From an optimization exercise on the open Yosys and OpenROAD flow, aimed at small area; shortcuts taken in it are not production practice.
Only simulation tests tie the RTL to the original design; equivalence was not proved.
Some runs may be left out. An edit can pass the tests and still lose a function that they never use.
Power figures rest on the tool's default switching activity, not on a simulated workload.

**design/flow/constraint.sdc**
```tcl
create_clock -name core_clock -period 10.0 [get_ports {CLK}]
set_input_delay 2.0000 -clock core_clock [delete_from_list [all_inputs] [get_ports {CLK}]]
set_output_delay 2.0000 -clock core_clock [all_outputs]
set_load 0.01 [all_outputs]
```
**design/flow/config.mk**
```make
export PLATFORM = sky130hd
export DESIGN_NAME = OQ1_Stopwatch
export DESIGN_NICKNAME = OQ1_Stopwatch
export VERILOG_FILES = /design/flow/design.v
export SDC_FILE = /design/flow/constraint.sdc
export NUM_CORES = 4
export LEC_CHECK = 0
export CAP_MARGIN = 20
export CORE_MARGIN = 2
export CORE_UTILIZATION = 40
export SLEW_MARGIN = 20
```
**design/flow/design.v**
```verilog
module OQ1_Stopwatch(AN, Seg, Dot, CLK, Start, RESET);  
	output [3:0] AN;
	output [6:0] Seg;
	output Dot;
	input CLK, Start, RESET;
	parameter R = 2'b00;
    parameter W = 2'b01;
    parameter C = 2'b10;	
	reg  [11:0] divider_ds;
	reg  [5:0]  divider_ms;
	reg  [6:0]  Seg_Temp;
	reg  [3:0]  D3,D2,D1,D0,D_Temp,AN_Temp;
	reg  [1:0]  state,n_state;
	reg         dp;
	wire        RTC_ds,RTC_ms;
	always @(posedge CLK or posedge RESET) begin
	  if(RESET) divider_ms <= 0;
	  else if(divider_ms==32) divider_ms <= 0;
      else divider_ms <= divider_ms + 1;
    end
    assign RTC_ms = ((divider_ms == 32)?1'b1:1'b0);
	always @(posedge CLK or posedge RESET) begin
      if(RESET) divider_ds <= 0;
      else if(divider_ds==3276) divider_ds <= 0;
      else if(state==C) divider_ds <= divider_ds + 1;
    end
    assign RTC_ds = ((divider_ds == 3276)?1'b1:1'b0);
	always@(posedge CLK or posedge RESET) begin
      if(RESET) begin
        state <= R;
        D3 <= 0;
        D2 <= 0;
        D1 <= 0;
        D0 <= 0;
      end else begin
        state <= n_state;
        if(RTC_ds) begin
          if(D0 == 9) begin
            D0 <= 0;
            if(D1 == 9) begin
              D1 <= 0;
              if(D2 == 9) begin
                D2 <= 0;
                if(D3 == 9) begin
                  D3 <= 0;                  
                end else begin
                  D3 <= D3 + 1;
                end                    
              end else begin
                D2 <= D2 + 1;
              end      
            end else begin
              D1 <= D1 + 1;
            end
          end else begin
            D0 <= D0 + 1;
          end
        end      
      end
    end
    always@(*) begin
      case (state)
        R : if(RESET) n_state = R;
            else if(Start && !RESET) n_state = C;
            else n_state = W;
        W : if(RESET) n_state = R;
            else if(Start && !RESET) n_state = C;
            else n_state = W;
        C : if(RESET) n_state = R;
            else n_state = C;        
        default : n_state = R;
      endcase
    end
    always@(posedge CLK or posedge RESET) begin
      if(RESET) begin
        D_Temp  <= 4'b0000;
        AN_Temp <= 4'b1110;
        dp      <= 1'b0;
      end else if(RTC_ms) begin
      case(AN_Temp)
        4'b0111 : begin
                    D_Temp <= D0;
                    AN_Temp <= 4'b1110;
                    dp <= 1;
                  end
        4'b1110 : begin
                    D_Temp <= D1;
                    AN_Temp <= 4'b1101;
                    dp <= 0;
                  end
        4'b1101 : begin
                    D_Temp <= D2;
                    AN_Temp <= 4'b1011;
                    dp <= 1;
                  end
        4'b1011 : begin
                    D_Temp <= D3;
                    AN_Temp <= 4'b0111;
                    dp <= 1;
                  end
      endcase
      end
    end    
    always @(*) begin
        case(D_Temp)
          0 : Seg_Temp=7'b1000000; 
          1 : Seg_Temp=7'b1111001; 
          2 : Seg_Temp=7'b0100100; 
          3 : Seg_Temp=7'b0110000; 
          4 : Seg_Temp=7'b0011001; 
          5 : Seg_Temp=7'b0010010; 
          6 : Seg_Temp=7'b0000010; 
          7 : Seg_Temp=7'b1111000; 
          8 : Seg_Temp=7'b0000000; 
          9 : Seg_Temp=7'b0011000; 
          default : Seg_Temp=7'b0111111; 
      endcase
    end
    assign Seg = Seg_Temp;
    assign AN = AN_Temp;
    assign Dot = dp;
endmodule
```
**design/flow/run.sh**
```bash
#!/bin/bash
# synth_recipe.tcl (not shown) runs the flow's synth.tcl, then flattens the netlist and writes it again
# the make line also repeats each setting of config.mk as NAME=value (left out here)
make -C /OpenROAD-flow-scripts/flow DESIGN_CONFIG=/design/flow/config.mk WORK_HOME=/design/flow/orfs CLKGATE_MAP_FILE= SYNTH_SCRIPT=/design/flow/synth_recipe.tcl finish
```
==> run_1/clock_map.png <==
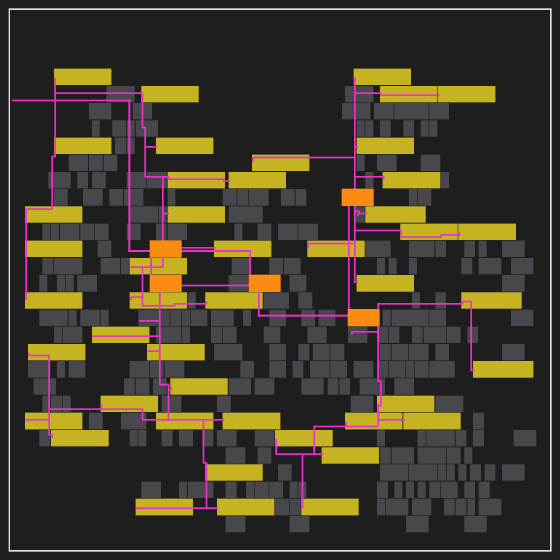
legend:
  cells driving clock nets:
    colour: orange
    count: 5
  clock wires:
    colour: magenta
    length: 570 um
  flip-flops:
    colour: yellow
    count: 45
flops lie: spread over the die
worst skew pair latency: 290 ps
Clock power frac: 0.331
Final Skew: 5.669 ps
total clock network power: 118 uW

==> run_1/zoom.png <==
Region (18, 18) to (68, 68) um. Cells in grey, sequential cells in the stronger grey; small squares are vias.
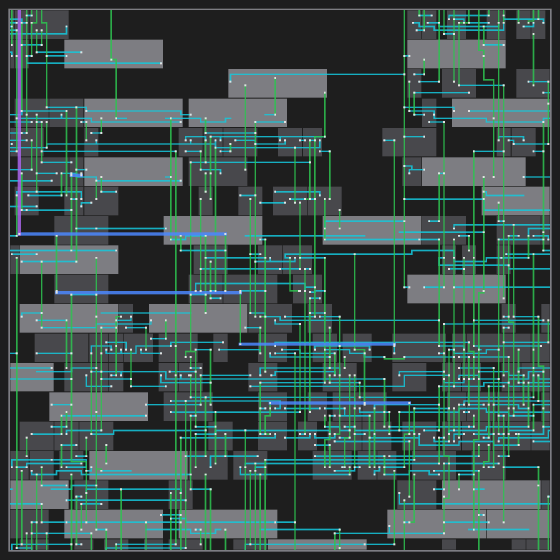
legend:
  met4:
    colour: purple
  met3:
    colour: blue
  met2:
    colour: green
  met1:
    colour: cyan
sequential cells in the window: 23
netlist names of flops here include: D2 (4), D3 (4), divider_ds (4)
cells with their middle in the window: 136
most frequent: dfrtp_1 (22), nor2_1 (11), nand3_1 (11)

==> run_1/final_all.png <==
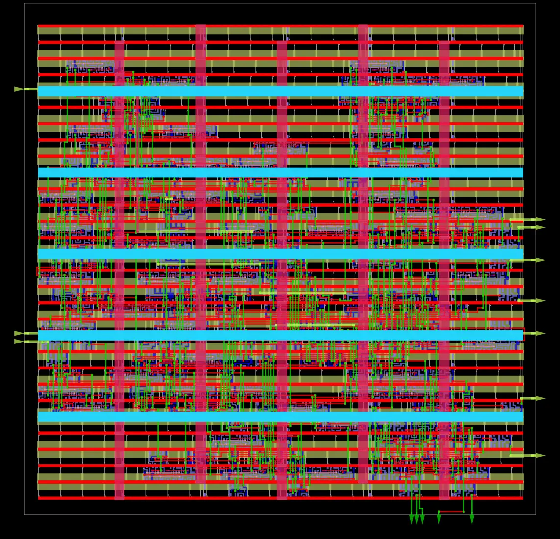
Die X-Extent: 85.38 um
Non-Filler Instances: 360
post-route cell area: 2913 sq um
Finished Core Util: 0.4561
I/O pins: 15

==> metrics.yaml, run 1 <==
outcome:
  outcome: "finished clean"
power_and_ir_drop:
  p_int_uw: 263.6
  leakage_uw: 0.001233
  powerComb_uw: 32.4
  p_seq_uw: 206
  sw_frac_of_total: 0.2590
  power_leader: "registers"
  power_frac_seq: 0.578
final_layout:
  final-clk-cell-share: 0.03308
  areaGrowthSynthToFinish_pct: 9.967
  non_clock_inverter_count: 13
  multi_input_cells: 202
  drive_gt1_frac: 0.07420
  non_clock_buffer_count: 15
  final_nets: 294
  reg_top3: "divider_ds (12), divider_ms (6)"
  n_clock_buffer: 6
  fillCellCount: 610
  num_antenna_cells: 0
  multi_input_area_share: 0.4785
  nonClkBufAreaFrac: 0.05069
synth:
  synth_edf_count: 0
  synth_seq_cells: 45
  synth_compound_area_frac: 0.1290
  synth.yosys.warnings: 1
  yosys.cell_count.top_type: "dfrtp_1"
  synth-simple-area-share: 0.2381
  synth_top_cell_by_area: "dfrtp_1"
  async_flop_share: 1.000
  synth_top_family_by_area: "simple AND/OR/NAND/NOR gates"
  synthMuxAreaShare: 0.05054
  synth_area_sq_um: 2649
  synth_cells: 274
routing:
  ant_nets: 0
  routed-wl-met2_mm: 2.288
  drtPass1Iterations: 4
  drt-met1-wl_mm: 2.446
  via_per_inst: 5.353
  routed_wl_mm: 4.869
  topRoutingLayerUsed: "met4"
critical_path:
  r2r_slack_ps: 7820
  cp-end-kind: "output port"
  r2r_cells: 6
  worstPathMaxFanout: 6
  worst-path-stages: 6
  crit_buf_inv: 2
  required_ps: 8000
  crit_chain: "inv_1 > ha_1 > nand2_1 > o21ai_0 > o21ai_0 > clkdlybuf4s50_1"
  cpPeakStageDelay_ps: 550
  critPathKind: "reg2out"
  cp_common_cell: "o21ai_0"
floorplanning:
  die_area_sq_um: 7289
  rows: 29
  nWellTaps: 77
clock_tree:
  postCtsSetupRepairBufs: 0
  clk_pin_slew_ps: 90
  numCtsBuffers: 5
  clockBufferDepth: 2
  cts-htree-levels: 2
  hold_buffers: 0
  cts_resized: 0
  clkSinkCount: 45
sta:
  hold_ws_ps: 456.8
  max_freq_mhz: 255.6
  final-max-slew-violation-count: 0
  fin_tns_setup_ps: 0
  hold_violations: 0
  relSlewSlack: 0.4567
  setup_ws_ps: 6088
  worst_pin_slew_ps: 815.0
hold_path:
  min_path_type: "reg2reg"
  min_from: "state[1]$_DFF_PP0_"
global_routing:
  grt_pass1_wl_mm: 8.700
  busiest_layer: "met2"
  met2_usage: 0.2344
  antenna_found_initial: 0
  grtUsageMet3: 0.02626
  grt_util_all_layers: 0.1443
job:
  maxCapViolations: 0
placement:
  placed_cell_area_sq_um: 2816
  place_ws_ps: 6389
  dp_hpwl_mm: 3.326
==> run 1 -> run 2 <==
==> design/flow/design.v (replaced) <==
module OQ1_Stopwatch(AN, Seg, Dot, CLK, Start, RESET);
  output [3:0] AN;
  output [6:0] Seg;
  output Dot;
  input CLK, Start, RESET;
  reg  [5:0] ms;
  wire       ms_fb = ms[5] ^ ms[0] ^ (ms[4:2] == 3'b101);
  wire       scan  = (ms[4:2] == 3'b000);
  always @(posedge CLK or posedge RESET)
    if (RESET) ms <= 6'h05;
    else       ms <= {ms[4:0], ms_fb};
  reg         counting;
  reg  [11:0] ds;
  wire        ds_fb = counting & (ds[11] ^ ds[9] ^ ds[0] ^ (ds[8:6] == 3'b000));
  wire        tick  = ((ds & 12'hdfb) == 12'h800);
  always @(posedge CLK or posedge RESET)
    if (RESET) begin
      counting <= 1'b0;
      ds       <= 12'h000;
    end else begin
      counting <= counting | Start;
      ds       <= {ds[10:0], ds_fb};
    end
  reg        pend;
  reg  [3:0] D0, D1, D2, D3;
  wire       inc = scan & pend;
  always @(posedge CLK or posedge RESET)
    if (RESET) begin
      pend <= 1'b0;
      D0 <= 4'd0; D1 <= 4'd0; D2 <= 4'd0; D3 <= 4'd0;
    end else begin
      pend <= tick | (pend & ~scan);
      if (inc) begin
        if (D0 == 4'd9) begin
          D0 <= 4'd0;
          if (D1 == 4'd9) begin
            D1 <= 4'd0;
            if (D2 == 4'd9) begin
              D2 <= 4'd0;
              if (D3 == 4'd9) D3 <= 4'd0;
              else            D3 <= D3 + 4'd1;
            end else D2 <= D2 + 4'd1;
          end else D1 <= D1 + 4'd1;
        end else D0 <= D0 + 4'd1;
      end
    end
  reg [1:0] sel;
  reg       dp;
  always @(posedge CLK or posedge RESET)
    if (RESET) begin
      sel <= 2'b00;
      dp  <= 1'b0;
    end else if (scan) begin
      sel <= {sel[0], ~sel[1]};
      dp  <= sel[1] | sel[0];
    end
  reg [3:0] dig;
  always @(*)
    case (sel)
      2'b00: dig = D0;
      2'b01: dig = D1;
      2'b11: dig = D2;
      default: dig = D3;
    endcase
  reg [6:0] seg;
  always @(*)
    case (dig)
      4'd0: seg = 7'b1000000;
      4'd1: seg = 7'b1111001;
      4'd2: seg = 7'b0100100;
      4'd3: seg = 7'b0110000;
      4'd4: seg = 7'b0011001;
      4'd5: seg = 7'b0010010;
      4'd6: seg = 7'b0000010;
      4'd7: seg = 7'b1111000;
      4'd8: seg = 7'b0000000;
      4'd9: seg = 7'b0011000;
      default: seg = 7'bxxxxxxx;
    endcase
  assign Seg = seg;
  assign AN  = {~(sel == 2'b10), ~(sel == 2'b11), ~(sel == 2'b01), ~(sel == 2'b00)};
  assign Dot = dp;
endmodule
==> run_2/clock_map.png <==
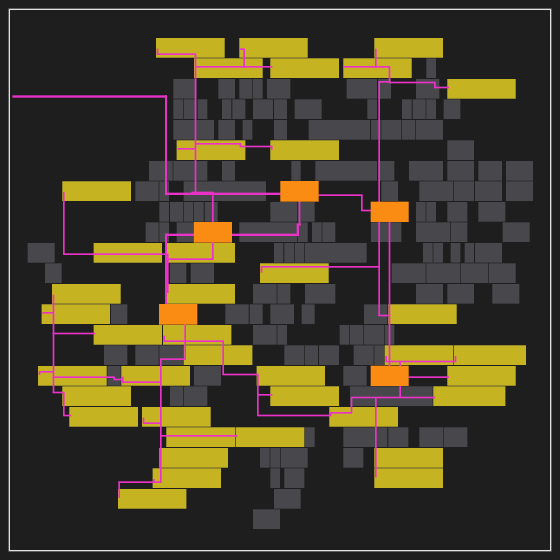
legend:
  clock wires:
    colour: magenta
    length: 466 um
  flip-flops:
    colour: yellow
    count: 39
  cells driving clock nets:
    colour: orange
    count: 5
flops lie: spread over the die
routed clock nets: 6

==> run_2/met2.png <==
The bar under the picture is 20 um long. Cells faint in the background.
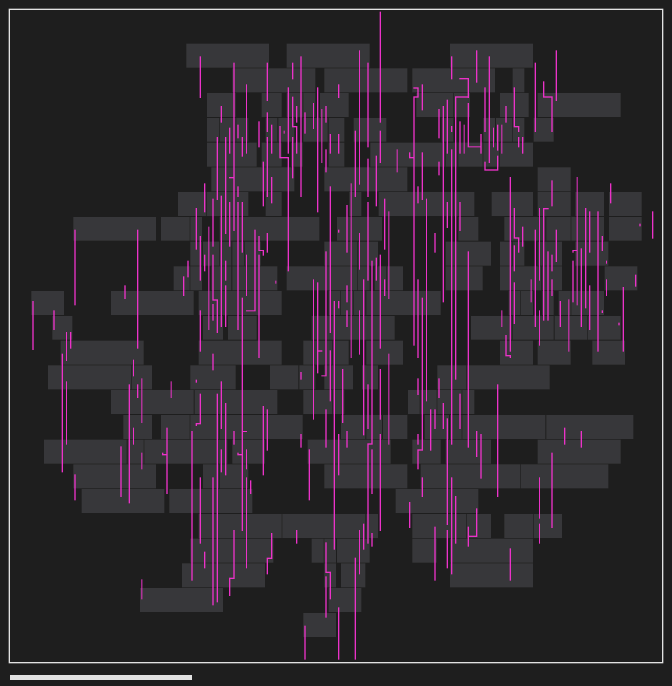
wire length on this layer: 1490 um
main direction: vertical

==> run 2 against run 1 <==
Effect of this change: critical path depth increased by 1; count of clock-buffer cells in the layout decreased by 1; first-iteration DRC count decreased by 17%; global-route usage decreased by 0.14 points; synthesized cell count decreased by 42%; register-to-register slack improved by 420 ps; design area decreased by 26%; non-clock buffer count unchanged; combinational power about the same; sequential share of layout area increased by 6.5 points; critical endpoint is now Seg[3]; largest power group unchanged.
==> metrics.yaml, run 2 <==
routing:
  met3_length_um: 119
  via_per_inst: 5.139  # -4.0%
  drtPass1Iterations: 4  # unchanged
  ant_nets: 0  # unchanged
  drt-met1-wl_mm: 1.519  # -38%
  routed-wl-met2_mm: 1.493  # -35%
  topRoutingLayerUsed: "met4"
power_and_ir_drop:
  p_int_uw: 304.6  # +16%
  sw_frac_of_total: 0.2251  # -0.03381
  leakage_uw: 0.0009623  # -22%
  powerComb_uw: 32.3  # about the same
  combPwrFrac: 0.082
  p_per_area_nw_per_um2: 181.9
  p_seq_uw: 201  # -2%
  p_clk_uw: 160  # +36%
  power_leader: "registers"
  power_frac_seq: 0.511  # -0.067
  clock_power_share: 0.407  # +0.076
synth:
  synth_cells: 158  # -42%
  synthMuxAreaShare: 0.08476  # +0.03421
  netlist.area_leader.share: 0.5058
  synth_area_sq_um: 1831  # -31%
  async_flop_share: 1.000  # unchanged
  synth-simple-area-share: 0.1852  # -0.05284
  synth.yosys.warnings: 1  # unchanged
  synth_top_cell_by_area: "dfrtp_1"
  yosys.cell_count.top_type: "dfrtp_1"
  synth_seq_cells: 39  # -13%
  synth_edf_count: 0  # unchanged
  synth_compound_area_frac: 0.06835  # -0.06060
  synth_top_family_by_area: "simple AND/OR/NAND/NOR gates"
floorplanning:
  die_area_sq_um: 5134  # -30%
  rows: 24  # -17%
  die_x_um: 71.65  # -16%
  nWellTaps: 52  # -32%
  core-area_sq_um: 4384
  io_pins: 15  # unchanged
global_routing:
  grt_pass1_wl_mm: 5.589  # -36%
  grtUsageMet3: 0.05204  # +0.02577
  met2_usage: 0.2150  # -0.01935
  antenna_found_initial: 0  # unchanged
  busiest_layer: "met2"
  grt_util_met1: 0.1995
critical_path:
  critPathKind: "reg2out"
  worstPathMaxFanout: 11  # +5
  crit_chain: "mux2_2 > o21ai_0 > ha_1 > inv_1 > mux2i_1 > mux2i_1 > clkdlybuf4s50_1"
  cp-startpoint: "sel[1]$_DFFE_PP0N_"
  cpPeakStageDelay_ps: 590  # +40 ps
  crit_buf_inv: 2  # unchanged
  r2r_slack_ps: 8240  # +420 ps
  r2r_cells: 4  # -2
  required_ps: 8000  # about the same
  worst-path-stages: 7  # +1
  cp-end-kind: "output port"
final_layout:
  seqCellArea_sq_um: 978.4
  non_clock_buffer_count: 15  # unchanged
  areaGrowthSynthToFinish_pct: 18.04
  fillCellCount: 389  # -36%
  final-clk-cell-share: 0.06485  # +0.03178
  final_nets: 185  # -37%
  drive_gt1_frac: 0.1404  # +0.06624
  fin_cells: 230  # -36%
  final_util: 0.4929  # +0.03675
  multi_input_area_share: 0.3683  # -0.1103
  num_antenna_cells: 0  # unchanged
  final_cell_area_sq_um: 2161  # -26%
  multi_input_cells: 107  # -47%
  n_clock_buffer: 5  # -1
  nonClkBufAreaFrac: 0.06833  # +0.01764
  non_clock_inverter_count: 9  # -4
clock_tree:
  hold_buffers: 0  # unchanged
  clock_latency_ps: 290  # about the same
  clockRootBuffer: "clkbuf_8"
  cts_resized: 0  # unchanged
  clkSinkCount: 39  # -13%
  cts-htree-levels: 2  # unchanged
  cts_tree: "done"
  clockBufferDepth: 2  # unchanged
  clk_pin_slew_ps: 80  # about the same
  postCtsSetupRepairBufs: 0  # unchanged
sta:
  rsz0062_at_grt: "no"
  fin_skew_ps: 2.922  # -2.747 ps
  worst_pin_slew_ps: 669.6  # -145.4 ps
  setup_ws_ps: 5001  # -1087 ps
  relSlewSlack: 0.5489  # +0.09219
  hold_ws_ps: 363.6  # -93.19 ps
  hold_violations: 0  # unchanged
  final-max-slew-violation-count: 0  # unchanged
  max_freq_mhz: 200.0  # -22%
  post-route-min-period_ps: 4999
  fin_tns_setup_ps: 0  # unchanged
hold_path:
  min_path_type: "reg2reg"
  min_from: "ms[1]$_DFF_PP0_"
placement:
  placed_cell_area_sq_um: 2021  # -28%
  dp_hpwl_mm: 2.271  # -32%
  place.gp.congestion: 0.7821
  place_ws_ps: 5318  # -1071 ps
outcome:
  outcome: "finished clean"
job:
  maxCapViolations: 0  # unchanged
==> run_2/metal_stack.png <==
The bar under the picture is 20 um long. Only two layers are drawn.
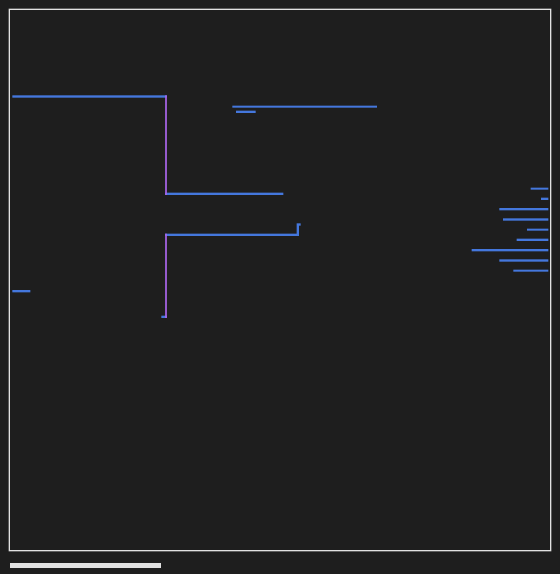
legend:
  met3:
    colour: blue
    wire_length: 120 um
  met4:
    colour: purple
    wire_length: 23.8 um
post-DR wirelength/cell: 13.72 um
Total GRT Usage: 0.1429
drt total wl: 3.156 mm

[port drivers added, routing unchanged]
No port has a modelled driver above. Below, the same layouts with a new extraction and two added sets of constraints.
Step 1: set_driving_cell puts a clkbuf_16 on CLK and a buf_2 on each other input, an assumption about the parent block.
Step 2, shift: input delay + t, output delay - t, t = (earliest + latest rising clock arrival at the registers) / 2. This alone moves slack from input paths to output paths.
a / b / c = no drivers / after step 1 / after step 2; a / b = the first two.
run | shift t [ns] | setup WS [ns] | worst setup path at the end
run 1 | 0.317 | 6.088 / 6.060 / 6.376 | register to output
run 2 | 0.312 | 5.001 / 4.976 / 5.289 | register to output
After both steps setup and hold are still met in every run listed.
